Background: an optimization exercise with open tools, aiming at small area. Do not read the settings as production practice. Where RTL was checked, it was by simulation tests only, not by an equivalence proof against the original. Not every run is shown, and edits may drop behaviour that the tests do not exercise. The RTL of run 2 was laid out without a check of its function. Power is estimated from default activity; no workload was simulated.

<file path="config.mk">
export PLATFORM = sky130hd
export DESIGN_NAME = crossbar
export DESIGN_NICKNAME = crossbar
export VERILOG_FILES = /design/flow/design.v
export SDC_FILE = /design/flow/constraint.sdc
export NUM_CORES = 4
export LEC_CHECK = 0
export CAP_MARGIN = 20
export CORE_AREA = 5 5 295 295
export DIE_AREA = 0 0 300 300
export SLEW_MARGIN = 20
</file>
<file path="constraint.sdc">
create_clock -name core_clock -period 6.0 [get_ports {clk}]
set_input_delay 1.2000 -clock core_clock [delete_from_list [all_inputs] [get_ports {clk}]]
set_output_delay 1.2000 -clock core_clock [all_outputs]
set_load 0.01 [all_outputs]
</file>
<file path="run.sh">
#!/bin/bash
# synth_recipe.tcl (not shown) runs the flow's synth.tcl, then flattens the netlist and writes it again
# the make line also repeats each setting of config.mk as NAME=value (left out here)
make -C /OpenROAD-flow-scripts/flow DESIGN_CONFIG=/design/flow/config.mk WORK_HOME=/design/flow/orfs CLKGATE_MAP_FILE= SYNTH_SCRIPT=/design/flow/synth_recipe.tcl finish
</file>
<file path="design.v">
module arbiter (
	  clk,    
	  rst,    
	  req3,
	  req2,
	  req1,
	  req0,   
	  gnt3,   
	  gnt2,   
	  gnt1,   
	  gnt0
	);
	input           clk;    
	input           rst;    
	input           req3;   
	input           req2;   
	input           req1;   
	input           req0;   
	output          gnt3;   
	output          gnt2;   
	output          gnt1;   
	output          gnt0;
	wire    [1:0]   gnt       ;   
	wire            comreq    ; 
	wire            beg       ;
	wire   [1:0]    lgnt      ;
	wire            lcomreq   ;
	reg             lgnt0     ;
	reg             lgnt1     ;
	reg             lgnt2     ;
	reg             lgnt3     ;
	reg             lasmask   ;
	reg             lmask0    ;
	reg             lmask1    ;
	reg             ledge     ;
	always @ (posedge clk)
	if (rst) begin
	  lgnt0 <= 0;
	  lgnt1 <= 0;
	  lgnt2 <= 0;
	  lgnt3 <= 0;
	end else begin                                     
	  lgnt0 <=(~lcomreq & ~lmask1 & ~lmask0 & ~req3 & ~req2 & ~req1 & req0)
			  | (~lcomreq & ~lmask1 &  lmask0 & ~req3 & ~req2 &  req0)
			  | (~lcomreq &  lmask1 & ~lmask0 & ~req3 &  req0)
			  | (~lcomreq &  lmask1 &  lmask0 & req0  )
			  | ( lcomreq & lgnt0 );
	  lgnt1 <=(~lcomreq & ~lmask1 & ~lmask0 &  req1)
			  | (~lcomreq & ~lmask1 &  lmask0 & ~req3 & ~req2 &  req1 & ~req0)
			  | (~lcomreq &  lmask1 & ~lmask0 & ~req3 &  req1 & ~req0)
			  | (~lcomreq &  lmask1 &  lmask0 &  req1 & ~req0)
			  | ( lcomreq &  lgnt1);
	  lgnt2 <=(~lcomreq & ~lmask1 & ~lmask0 &  req2  & ~req1)
			  | (~lcomreq & ~lmask1 &  lmask0 &  req2)
			  | (~lcomreq &  lmask1 & ~lmask0 & ~req3 &  req2  & ~req1 & ~req0)
			  | (~lcomreq &  lmask1 &  lmask0 &  req2 & ~req1 & ~req0)
			  | ( lcomreq &  lgnt2);
	  lgnt3 <=(~lcomreq & ~lmask1 & ~lmask0 & req3  & ~req2 & ~req1)
			  | (~lcomreq & ~lmask1 &  lmask0 & req3  & ~req2)
			  | (~lcomreq &  lmask1 & ~lmask0 & req3)
			  | (~lcomreq &  lmask1 &  lmask0 & req3  & ~req2 & ~req1 & ~req0)
			  | ( lcomreq & lgnt3);
	end 
	assign beg = (req3 | req2 | req1 | req0) & ~lcomreq;
	always @ (posedge clk)
	begin                                     
	  lasmask <= (beg & ~ledge & ~lasmask);
	  ledge   <= (beg & ~ledge &  lasmask) 
				 |  (beg &  ledge & ~lasmask);
	end 
	assign lcomreq = ( req3 & lgnt3 )
						 | ( req2 & lgnt2 )
						 | ( req1 & lgnt1 )
						 | ( req0 & lgnt0 );
	assign  lgnt =  {(lgnt3 | lgnt2),(lgnt3 | lgnt1)};
	always @ (posedge clk )
	if( rst ) begin
	  lmask1 <= 0;
	  lmask0 <= 0;
	end else if(lasmask) begin
	  lmask1 <= lgnt[1];
	  lmask0 <= lgnt[0];
	end else begin
	  lmask1 <= lmask1;
	  lmask0 <= lmask0;
	end 
	assign comreq = lcomreq;
	assign gnt    = lgnt;
	assign gnt3   = lgnt3;
	assign gnt2   = lgnt2;
	assign gnt1   = lgnt1;
	assign gnt0   = lgnt0;
endmodule
module crossbar (
	input clk,
	input reset,
	input master_0_req,				 
	output master_0_ack,
	input master_0_cmd,				 
	output master_0_resp,
	input [31:0] master_0_addr,
	input [31:0] master_0_wdata,
	output [31:0] master_0_rdata,
	input master_1_req,				 
	output master_1_ack,
	input master_1_cmd,				 
	output master_1_resp,
	input [31:0] master_1_addr,
	input [31:0] master_1_wdata,
	output [31:0] master_1_rdata,
	input master_2_req,
	output master_2_ack,
	input master_2_cmd,
	output master_2_resp,
	input [31:0] master_2_addr,
	input [31:0] master_2_wdata,
	output [31:0] master_2_rdata,
	input master_3_req,
	output master_3_ack,
	input master_3_cmd,
	output master_3_resp,
	input [31:0] master_3_addr,
	input [31:0] master_3_wdata,
	output [31:0] master_3_rdata,
	output slave_0_req,
	input slave_0_ack,
	output slave_0_cmd,
	input slave_0_resp,
	input [31:0] slave_0_rdata,
	output [31:0] slave_0_wdata,
	output [31:0] slave_0_addr,
	output slave_1_req,
	input slave_1_ack,
	output slave_1_cmd,
	input slave_1_resp,
	input [31:0] slave_1_rdata,
	output [31:0] slave_1_wdata,
	output [31:0] slave_1_addr,
	output slave_2_req,
	input slave_2_ack,
	output slave_2_cmd,
	input slave_2_resp,
	input [31:0] slave_2_rdata,
	output [31:0] slave_2_wdata,
	output [31:0] slave_2_addr,
	output slave_3_req,
	input slave_3_ack,
	output slave_3_cmd,
	input slave_3_resp,
	input [31:0] slave_3_rdata,
	output [31:0] slave_3_wdata,
	output [31:0] slave_3_addr
	);
	wire [3:0] slave_resp = {slave_3_resp, slave_2_resp, slave_1_resp, slave_0_resp};
	wire [3:0] slave_ack = {slave_3_ack, slave_2_ack, slave_1_ack, slave_0_ack};
	reg [3:0] master_read;	 
	wire [3:0] master;
	arbiter arb(
		.clk(clk),
		.rst(reset),
		.req0(master_0_req),
		.req1(master_1_req),
		.req2(master_2_req),
		.req3(master_3_req),
		.gnt0(master[0]),
		.gnt1(master[1]),
		.gnt2(master[2]),
		.gnt3(master[3])
	);
	assign master_0_resp = (master_read == 4'b0001 && slave_resp)?1'b1:1'b0;
	assign master_1_resp = (master_read == 4'b0010 && slave_resp)?1'b1:1'b0;
	assign master_2_resp = (master_read == 4'b0100 && slave_resp)?1'b1:1'b0;
	assign master_3_resp = (master_read == 4'b1000 && slave_resp)?1'b1:1'b0;
	assign master_0_rdata = (master_0_resp)?
									slave_0_resp?slave_0_rdata:
									slave_1_resp?slave_1_rdata:
									slave_2_resp?slave_2_rdata:
									slave_3_resp?slave_3_rdata:0:0;
	assign master_1_rdata = (master_1_resp)?
									slave_0_resp?slave_0_rdata:
									slave_1_resp?slave_1_rdata:
									slave_2_resp?slave_2_rdata:
									slave_3_resp?slave_3_rdata:0:0;
	assign master_2_rdata = (master_2_resp)?
									slave_0_resp?slave_0_rdata:
									slave_1_resp?slave_1_rdata:
									slave_2_resp?slave_2_rdata:
									slave_3_resp?slave_3_rdata:0:0;
	assign master_3_rdata = (master_3_resp)?
									slave_0_resp?slave_0_rdata:
									slave_1_resp?slave_1_rdata:
									slave_2_resp?slave_2_rdata:
									slave_3_resp?slave_3_rdata:0:0;
	assign master_0_ack = (master == 4'b0001 && slave_ack)?1'b1:1'b0;
	assign master_1_ack = (master == 4'b0010 && slave_ack)?1'b1:1'b0;
	assign master_2_ack = (master == 4'b0100 && slave_ack)?1'b1:1'b0;
	assign master_3_ack = (master == 4'b1000 && slave_ack)?1'b1:1'b0;
	assign slave_0_addr = (slave_0_ack)?
								 (master == 4'b0001)?master_0_addr:
								 (master == 4'b0010)?master_1_addr:
								 (master == 4'b0100)?master_2_addr:
								 (master == 4'b1000)?master_3_addr:0:0;
	assign slave_1_addr = (slave_1_ack)?
								 (master == 4'b0001)?master_0_addr:
								 (master == 4'b0010)?master_1_addr:
								 (master == 4'b0100)?master_2_addr:
								 (master == 4'b1000)?master_3_addr:0:0;
	assign slave_2_addr = (slave_2_ack)?
								 (master == 4'b0001)?master_0_addr:
								 (master == 4'b0010)?master_1_addr:
								 (master == 4'b0100)?master_2_addr:
								 (master == 4'b1000)?master_3_addr:0:0;
	assign slave_3_addr = (slave_3_ack)?
								 (master == 4'b0001)?master_0_addr:
								 (master == 4'b0010)?master_1_addr:
								 (master == 4'b0100)?master_2_addr:
								 (master == 4'b1000)?master_3_addr:0:0;
	assign slave_0_wdata = (slave_0_ack)?
								  (master == 4'b0001)?master_0_wdata:
								  (master == 4'b0010)?master_1_wdata:
								  (master == 4'b0100)?master_2_wdata:
								  (master == 4'b1000)?master_3_wdata:0:0;
	assign slave_1_wdata = (slave_1_ack)?
								  (master == 4'b0001)?master_0_wdata:
								  (master == 4'b0010)?master_1_wdata:
								  (master == 4'b0100)?master_2_wdata:
								  (master == 4'b1000)?master_3_wdata:0:0;
	assign slave_2_wdata = (slave_2_ack)?
								  (master == 4'b0001)?master_0_wdata:
								  (master == 4'b0010)?master_1_wdata:
								  (master == 4'b0100)?master_2_wdata:
								  (master == 4'b1000)?master_3_wdata:0:0;
	assign slave_3_wdata = (slave_3_ack)?
								  (master == 4'b0001)?master_0_wdata:
								  (master == 4'b0010)?master_1_wdata:
								  (master == 4'b0100)?master_2_wdata:
								  (master == 4'b1000)?master_3_wdata:0:0;
	assign slave_0_cmd = (slave_0_ack)?
								(master == 4'b0001)?master_0_cmd:
								(master == 4'b0010)?master_1_cmd:
								(master == 4'b0100)?master_2_cmd:
								(master == 4'b1000)?master_3_cmd:1'b0:1'b0;
	assign slave_1_cmd = (slave_1_ack)?
								(master == 4'b0001)?master_0_cmd:
								(master == 4'b0010)?master_1_cmd:
								(master == 4'b0100)?master_2_cmd:
								(master == 4'b1000)?master_3_cmd:1'b0:1'b0;
	assign slave_2_cmd = (slave_2_ack)?
								(master == 4'b0001)?master_0_cmd:
								(master == 4'b0010)?master_1_cmd:
								(master == 4'b0100)?master_2_cmd:
								(master == 4'b1000)?master_3_cmd:1'b0:1'b0;
	assign slave_3_cmd = (slave_3_ack)?
								(master == 4'b0001)?master_0_cmd:
								(master == 4'b0010)?master_1_cmd:
								(master == 4'b0100)?master_2_cmd:
								(master == 4'b1000)?master_3_cmd:1'b0:1'b0;
	assign slave_0_req = ((master == 4'b0001 && master_0_addr[31:30] == 2'b00) ||
								 (master == 4'b0010 && master_1_addr[31:30] == 2'b00) ||
								 (master == 4'b0100 && master_2_addr[31:30] == 2'b00) ||
								 (master == 4'b1000 && master_3_addr[31:30] == 2'b00))?1'b1:1'b0;
	assign slave_1_req = ((master == 4'b0001 && master_0_addr[31:30] == 2'b01) ||
								 (master == 4'b0010 && master_1_addr[31:30] == 2'b01) ||
								 (master == 4'b0100 && master_2_addr[31:30] == 2'b01) ||
								 (master == 4'b1000 && master_3_addr[31:30] == 2'b01))?1'b1:1'b0;
	assign slave_2_req = ((master == 4'b0001 && master_0_addr[31:30] == 2'b10) ||
								 (master == 4'b0010 && master_1_addr[31:30] == 2'b10) ||
								 (master == 4'b0100 && master_2_addr[31:30] == 2'b10) ||
								 (master == 4'b1000 && master_3_addr[31:30] == 2'b10))?1'b1:1'b0;
	assign slave_3_req = ((master == 4'b0001 && master_0_addr[31:30] == 2'b11) ||
								 (master == 4'b0010 && master_1_addr[31:30] == 2'b11) ||
								 (master == 4'b0100 && master_2_addr[31:30] == 2'b11) ||
								 (master == 4'b1000 && master_3_addr[31:30] == 2'b11))?1'b1:1'b0;
	always @(posedge clk)
	begin
		if (reset)
			master_read <= 0;
		else if (slave_resp)
			master_read <= 0;
		else if (master)
			master_read <= (master[0] && !master_0_cmd)?4'b0001:
								(master[1] && !master_1_cmd)?4'b0010:
								(master[2] && !master_2_cmd)?4'b0100:
								(master[3] && !master_3_cmd)?4'b1000:4'b0000;
	end
endmodule
</file>
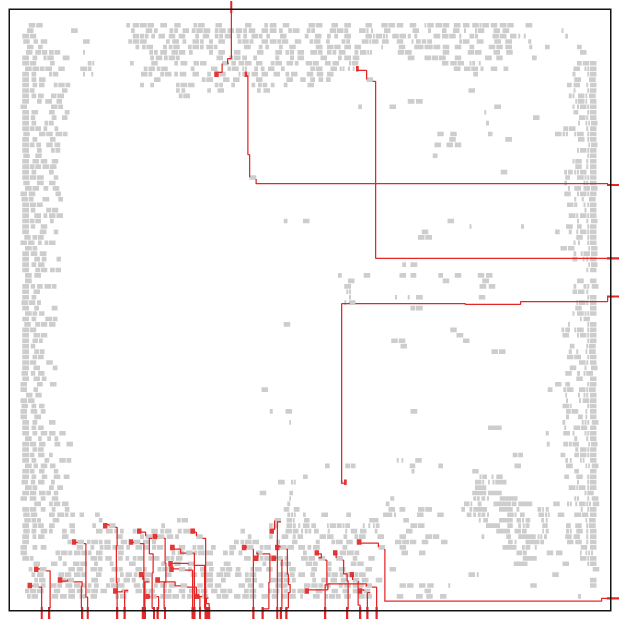
*Port wiring, run 1*
(2 px per um)
`slave_1_addr`: drawn in red, bits 32, direction output, edge 27 south, 4 east, 1 north, end cells 32, buffers 32, wire 1650 um.

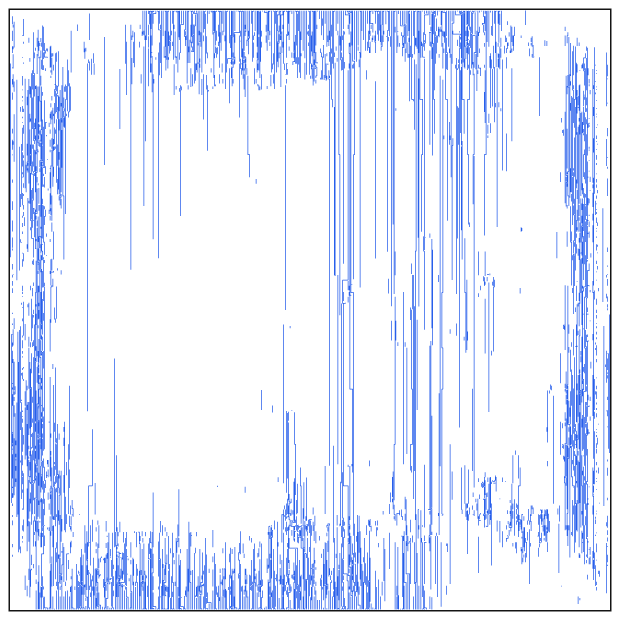
*M2 wires, run 1*
(2 px per um)
1738 nets have wire on it. The longest straight run is 195 um.
vias: 10400
Routed WL: 64.7 mm
met2 GRT Util: 0.239

==> results_dict.tcl, run 1 <==
set metrics [dict create \
    synth-xor-area-share 0.00150 \
    synth_flop_cell "dfxtp_1" \
    synthSimpleGateAreaFrac 0.424 \
    ant_nets 0 \
    endpoint "master_1_rdata[21]" \
    drc 0 \
    hp-class "flop to flop" \
    avgViaCountPerCell 3.77 \
    num-fill-cells 9554 \
    rr_worst_depth 3 \
    antenna_found_initial 17 \
    async_reset_ff_frac 0 \
    synthMuxAreaShare 0 \
    io_pins 802 \
    overflow 0 \
    mostFrequentLayoutCells "clkdlybuf4s50_1, nor2b_1, nor2_1" \
    multi_input_area_share 0.332 \
    layout_commonest_cell "clkdlybuf4s50_1" \
    tightest_slew_ps 874 \
    seq_cells 12 \
    r2r-end "master_read[2]" \
    ys_types 34 \
    startpoint "slave_3_resp" \
    die_area_um2 90000 \
    initialDrtViolationCount 802 \
    h-tree-depth 1 \
    inverters_excl_clock 43 \
    startpoint_type "primary input" \
    drv_slew 0 \
    fmax_ghz 0.206 \
    clk_latency_ps 240 \
    largest-register "master_read" \
    synth_top_area_frac 0.266 \
    finalPower_w 0.00241 \
    status "finished clean" \
    post_cts_buffers 0 \
    cts_tree "built" \
    cts_inserted_buffers 3 \
    nClkBuffers 3 \
    grt_first_pass_wirelength_mm 83.8 \
    grt_max_degree 65 \
    hold_viol_final 0 \
    syn_to_final_growth_pct 159 \
    cts_resized 0 \
    syn-num-nets 1360 \
    root_buffer "clkbuf_16" \
    cp_data_required_time_ps 4800 \
    wire_per_inst_um 23.3 \
    critical_path_class "primary input to output port" \
    slew_headroom 0.417 \
    diodes 6 \
    yosys-top-cells-area "nor2b_1, a22oi_1, nor2_1, o22a_1, a221o_1" \
    power.density_nw_per_um2 160 \
    synthAdderAreaFrac 0 \
    ir_drop_mv 0.0830 \
]
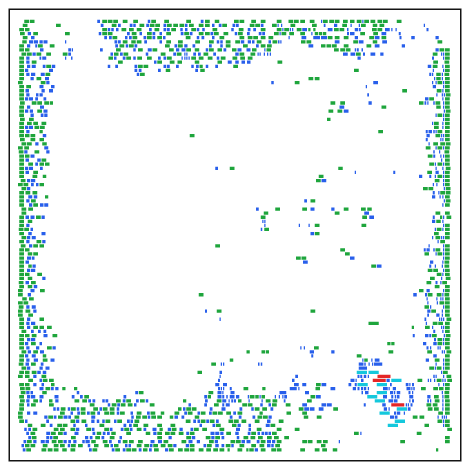
*Placement by cell class, run 1*
(1.5 px per um)
flip-flops: drawn in cyan, cells 12, share of their area 1.7%. all other logic: drawn in blue, cells 834, share of their area 38%. cells driving clock nets: drawn in red, cells 3, share of their area 0.55%. other buffers and delay cells: drawn in green, cells 835, share of their area 60%.
sequential portion of the cell area: 0.0159
Rows: 106
Final Instance Area: 15100 um^2
Core ar.: 83600 um^2
Core Util, Final: 0.181

[run 1: per-layer routing]
| metal | vias up | share of wire | GRT usage |
|---|---|---|---|
| met4 | 8 | 0.024 | 0.0296 |
| met1 | 4881 | 0.39 | 0.154 |
| met2 | 601 | 0.50 | 0.239 |
| li1 | 4872 | - | - |
| met5 | - | 0.00080 | 0 |
| met3 | 75 | 0.078 | 0.0302 |
[run 1: power by group]
part / internal (W) / switching, W / total (W)
logic: 0.00102 / 0.00114 / 0.00217
clock network: 0.0000866 / 0.0000322 / 0.000119
registers: 0.0000964 / 0.0000293 / 0.000126
[run 1: critical path, stage by stage]
cell	delay, ps
clkdlybuf4s50_1	500
nor4_2	70
buf_4	180
nor2_1	110
nand3_2	660
nor2_1	330
clkdlybuf4s50_1	580
[run 1: through the flow]
| step | cells | setup slack, ps | area (um^2) | hold slack, ps |
|---|---|---|---|---|
| detailed placement | 2761 | 1120 | 15000 | 442 |
| global placement | 2761 | 1150 | 15000 | 429 |
| CTS | 2764 | 1120 | 15100 | 448 |
| finish | 2770 | 1140 | 15100 | 446 |
| floorplan | 958 | 2450 | 5840 | 422 |
| global route | 2769 | 946 | 15100 | 480 |
### Placed standard cells, run 1

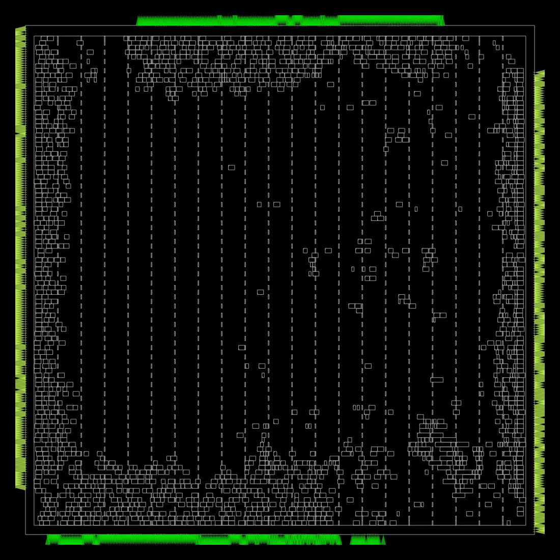

==> run 2: a larger rewrite; changed files in full <==
removed: run.sh
==> design.v <==
module arbiter (
	input            clk,
	input            rst,
	input      [3:0] req,
	output reg [3:0] gnt
);
	reg [1:0] mask;
	reg       lasmask;
	reg       ledge;
	wire comreq = |(req & gnt);
	wire beg    = (|req) & ~comreq;
	reg [3:0] nxt;
	always @* begin
		case (mask)
			2'd0: nxt = req[1] ? 4'b0010 : req[2] ? 4'b0100 : req[3] ? 4'b1000 : req[0] ? 4'b0001 : 4'b0000;
			2'd1: nxt = req[2] ? 4'b0100 : req[3] ? 4'b1000 : req[0] ? 4'b0001 : req[1] ? 4'b0010 : 4'b0000;
			2'd2: nxt = req[3] ? 4'b1000 : req[0] ? 4'b0001 : req[1] ? 4'b0010 : req[2] ? 4'b0100 : 4'b0000;
			default: nxt = req[0] ? 4'b0001 : req[1] ? 4'b0010 : req[2] ? 4'b0100 : req[3] ? 4'b1000 : 4'b0000;
		endcase
	end
	always @(posedge clk)
		if (rst)
			gnt <= 4'b0000;
		else if (!comreq)
			gnt <= nxt;
	always @(posedge clk) begin
		lasmask <= beg & ~ledge & ~lasmask;
		ledge   <= beg & (ledge ^ lasmask);
	end
	always @(posedge clk)
		if (rst)
			mask <= 2'b00;
		else if (lasmask)
			mask <= {gnt[3] | gnt[2], gnt[3] | gnt[1]};
endmodule
module crossbar (
	input clk,
	input reset,
	input master_0_req,				 
	output master_0_ack,
	input master_0_cmd,				 
	output master_0_resp,
	input [31:0] master_0_addr,
	input [31:0] master_0_wdata,
	output [31:0] master_0_rdata,
	input master_1_req,				 
	output master_1_ack,
	input master_1_cmd,				 
	output master_1_resp,
	input [31:0] master_1_addr,
	input [31:0] master_1_wdata,
	output [31:0] master_1_rdata,
	input master_2_req,
	output master_2_ack,
	input master_2_cmd,
	output master_2_resp,
	input [31:0] master_2_addr,
	input [31:0] master_2_wdata,
	output [31:0] master_2_rdata,
	input master_3_req,
	output master_3_ack,
	input master_3_cmd,
	output master_3_resp,
	input [31:0] master_3_addr,
	input [31:0] master_3_wdata,
	output [31:0] master_3_rdata,
	output slave_0_req,
	input slave_0_ack,
	output slave_0_cmd,
	input slave_0_resp,
	input [31:0] slave_0_rdata,
	output [31:0] slave_0_wdata,
	output [31:0] slave_0_addr,
	output slave_1_req,
	input slave_1_ack,
	output slave_1_cmd,
	input slave_1_resp,
	input [31:0] slave_1_rdata,
	output [31:0] slave_1_wdata,
	output [31:0] slave_1_addr,
	output slave_2_req,
	input slave_2_ack,
	output slave_2_cmd,
	input slave_2_resp,
	input [31:0] slave_2_rdata,
	output [31:0] slave_2_wdata,
	output [31:0] slave_2_addr,
	output slave_3_req,
	input slave_3_ack,
	output slave_3_cmd,
	input slave_3_resp,
	input [31:0] slave_3_rdata,
	output [31:0] slave_3_wdata,
	output [31:0] slave_3_addr
	);
	wire [3:0] req  = {master_3_req, master_2_req, master_1_req, master_0_req};
	wire [3:0] cmd  = {master_3_cmd, master_2_cmd, master_1_cmd, master_0_cmd};
	wire [3:0] sack = {slave_3_ack, slave_2_ack, slave_1_ack, slave_0_ack};
	wire [3:0] sresp = {slave_3_resp, slave_2_resp, slave_1_resp, slave_0_resp};
	wire any_ack  = |sack;
	wire any_resp = |sresp;
	wire [3:0] gnt;
	arbiter arb (.clk(clk), .rst(reset), .req(req), .gnt(gnt));
	wire [64:0] mx = ({65{gnt[0]}} & {master_0_cmd, master_0_addr, master_0_wdata})
	               | ({65{gnt[1]}} & {master_1_cmd, master_1_addr, master_1_wdata})
	               | ({65{gnt[2]}} & {master_2_cmd, master_2_addr, master_2_wdata})
	               | ({65{gnt[3]}} & {master_3_cmd, master_3_addr, master_3_wdata});
	assign {slave_0_cmd, slave_0_addr, slave_0_wdata} = {65{slave_0_ack}} & mx;
	assign {slave_1_cmd, slave_1_addr, slave_1_wdata} = {65{slave_1_ack}} & mx;
	assign {slave_2_cmd, slave_2_addr, slave_2_wdata} = {65{slave_2_ack}} & mx;
	assign {slave_3_cmd, slave_3_addr, slave_3_wdata} = {65{slave_3_ack}} & mx;
	wire [1:0] sa = mx[63:62];
	assign slave_0_req = (|gnt) & ~sa[1] & ~sa[0];
	assign slave_1_req = ~sa[1] &  sa[0];
	assign slave_2_req =  sa[1] & ~sa[0];
	assign slave_3_req =  sa[1] &  sa[0];
	assign master_0_ack = gnt[0] & any_ack;
	assign master_1_ack = gnt[1] & any_ack;
	assign master_2_ack = gnt[2] & any_ack;
	assign master_3_ack = gnt[3] & any_ack;
	reg [3:0] rd_own;
	always @(posedge clk)
		if (reset | any_resp)
			rd_own <= 4'b0000;
		else if (|gnt)
			rd_own <= gnt & ~cmd;
	wire [3:0] mresp = rd_own & {4{any_resp}};
	assign {master_3_resp, master_2_resp, master_1_resp, master_0_resp} = mresp;
	wire [3:0] psel = {~(sresp[0] | sresp[1] | sresp[2]),
	                   ~sresp[0] & ~sresp[1] & sresp[2],
	                   ~sresp[0] & sresp[1],
	                   sresp[0]};
	wire [31:0] rsel = ({32{psel[0]}} & slave_0_rdata)
	                 | ({32{psel[1]}} & slave_1_rdata)
	                 | ({32{psel[2]}} & slave_2_rdata)
	                 | ({32{psel[3]}} & slave_3_rdata);
	assign master_0_rdata = {32{mresp[0]}} & rsel;
	assign master_1_rdata = {32{mresp[1]}} & rsel;
	assign master_2_rdata = {32{mresp[2]}} & rsel;
	assign master_3_rdata = {32{mresp[3]}} & rsel;
endmodule
==> flow/run.sh <==
#!/bin/bash
# Standard ORFS layout, but the port buffers that buffer_ports inserts are the
# smallest plain buffer instead of the cell it picks by default.
set -euo pipefail
bash standard.sh "BUFFER_PORTS_ARGS=-buffer_cell sky130_fd_sc_hd__buf_1" finish > standard.log 2>&1
==> standard.sh <==
#!/bin/bash
# synth_recipe.tcl (not shown) runs the flow's synth.tcl, then flattens the netlist and writes it again
# the make line also repeats each setting of config.mk as NAME=value (left out here)
make -C /OpenROAD-flow-scripts/flow DESIGN_CONFIG=/design/flow/config.mk WORK_HOME=/design/flow/orfs CLKGATE_MAP_FILE= SYNTH_SCRIPT=/design/flow/synth_recipe.tcl "${@:-finish}"
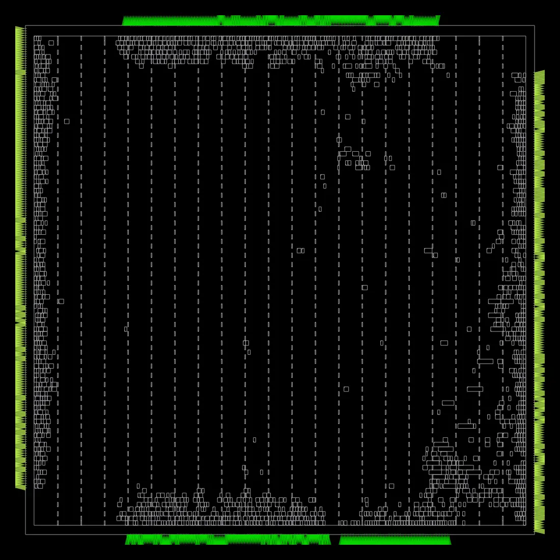
*Placed standard cells, run 2*
Core Util, Final: 0.113
fillers: 9853
Taps Inserted: 1080
fin cells: 2701
seq_cells: 12

==> run 2 against run 1 <==
Net effect: synthesized cell count is 9.6% lower; critical path depth stayed put; routed wire length is 11% lower; utilization is 6.7 points lower; highest routed layer unchanged; still clean on timing, DRC and antenna.
==> results_dict.tcl, run 2 <==
set metrics [dict create \
    synth_top_area_frac 0.314 \
    status "finished clean" \
    slowest_stage "mux2i_1" \
    pwr-share-clk 0.073 \
    cts_inserted_buffers 3 \
    synth_flop_cell "dfxtp_1" \
    startpoint_type "primary input" \
    mostFrequentLayoutCells "buf_1, and2_1, a22oi_1" \
    critical_path_class "primary input to output port" \
    fmax_ghz 0.207 \
    hp-class "flop to flop" \
    intPower_w 0.000662 \
    endpoint "master_1_rdata[19]" \
    drt-total-wl_mm 57.6 \
    via_count 9761 \
    num_rows 106 \
    slew_headroom 0.267 \
    root_buffer "clkbuf_16" \
    power.density_nw_per_um2 190 \
    cts_tree "built" \
    initialDrtViolationCount 896 \
    postLayoutSetupSlackWorst_ps 1160 \
    die_area_um2 90000 \
    crit_cells 7 \
    design.core.area_um2 83600 \
    inverters_excl_clock 6 \
    worstPathCellList "clkbuf_2 > buf_4 > mux2i_1 > o21ai_0 > mux2i_1 > nor2_1 > buf_1" \
    dpl_cell_area_um2 9360 \
    diodes 16 \
    r2r-end "arb.gnt[2]" \
    ant_nets 0 \
    clk_latency_ps 250 \
    cts_resized 0 \
    grt_max_degree 67 \
    crit_buf_inv 3 \
    combinationalPower_w 0.00150 \
    pg_clk_w 0.000131 \
    drv_slew 0 \
    multi_input_area_share 0.479 \
    largestPowerGroup "combinational cells" \
    grt_first_pass_wirelength_mm 72.4 \
    pwr-share-seq 0.090 \
    avgViaCountPerCell 3.61 \
    sh_seq_area 0.0269 \
    drc 0 \
    async_reset_ff_frac 0 \
    power_frac_comb 0.836 \
    tightest_slew_ps 1070 \
    hold_viol_final 0 \
    worst_path_most_repeated_cell "mux2i_1" \
    ir_drop_mv 0.0965 \
    nClkBuffers 3 \
    post-place-ws_ps 1140 \
    finalHoldWorstSlack_ps 455 \
    rr_worst_depth 5 \
    finalPower_w 0.00180 \
    io_pins 802 \
    antenna_found_initial 19 \
    place_inst 2681 \
    final_area_um2 9470 \
]
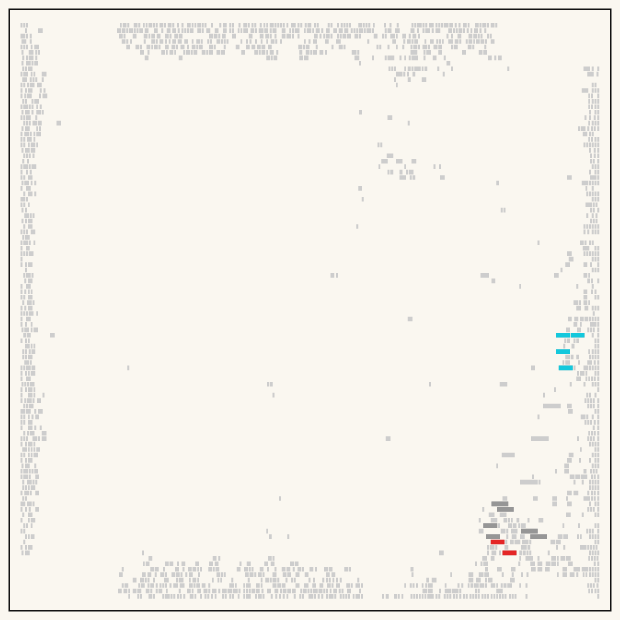
*Register map, names as in the netlist, run 2*
(2 px per um) Other sequential cells in the stronger gray, the rest of the logic in the fainter gray.
`rd_own`: drawn in cyan, flops 4, where east. `arb.mask`: drawn in red, flops 2.
Another 6 sequential cells are not colored.
P_seq: 0.000162 W
Sequential cell area: 255 um^2

-- run 2: cell count changes in the layout (fill, tap and decap cells not counted), moves of 22 or more --
cell,previous run,this run
inv_1,43,6
and2_1,0,261
mux2i_1,0,27
nor2b_1,245,8
a221o_1,33,0
nand2_1,20,85
buf_1,0,794
nor2_1,165,143
clkdlybuf4s50_1,794,0
a21oi_1,43,10
o22a_1,67,0
-- run 2: worst register-to-register path, stage by stage, from the launching register on --
cell,delay [ps]
dfxtp_4,680
buf_4,550
a222oi_1,290
nand2_2,190
mux2i_1,200
nor2_1,50
-- run 2: kinds of logic (layout without fill, tap and decap cells) --
kind of cell | after synthesis | in the layout | synth area share
AND/OR/NAND/NOR | 508 | 508 | 0.506
XOR/XNOR | 1 | 1 | 0.00169
AO/OA/AOI/OAI | 223 | 223 | 0.313
multiplexers | 27 | 27 | 0.0520
other | 0 | 16 | 0
flip-flops | 12 | 12 | 0.0463
buffers and inverters | 95 | 834 | 0.0812
-- run 2: per-layer routing --
metal  up-vias  global-route usage
li1       4458                   -
met1      4496               0.135
met2       719               0.204
met3        82              0.0246
met4         6              0.0402
met5         -                   0

-- what the ideal ports hide --
The results above use ideal ports. As a check the final layouts listed here were re-extracted and re-timed, cells and wires unchanged. Step 1 (the two cells are an assumption about what drives the block):
set clk [get_ports {clk}]
set_driving_cell -lib_cell sky130_fd_sc_hd__clkbuf_16 $clk
set_driving_cell -lib_cell sky130_fd_sc_hd__buf_2 [delete_from_list [all_inputs] $clk]
Step 2 also shifts input and output timing later by t, the mid clock arrival at the registers, as if the neighbouring blocks saw the same clock. Slacks: ideal / step 1 / step 2; pairs: ideal / step 1.
run | t, ns | setup WS [ns] | worst setup path at the end | clock arrival spread, ns
run 1 | 0.274 | 1.137 / 1.106 / 1.106 | input to output | 0.001 / 0.001
run 2 | 0.289 | 1.163 / 1.138 / 1.138 | input to output | 0.002 / 0.002
After both steps setup and hold are still met in every run listed. The setup slack of run 1, which loses most, moves by -0.031 ns with the drivers and by -0.031 ns with both steps.
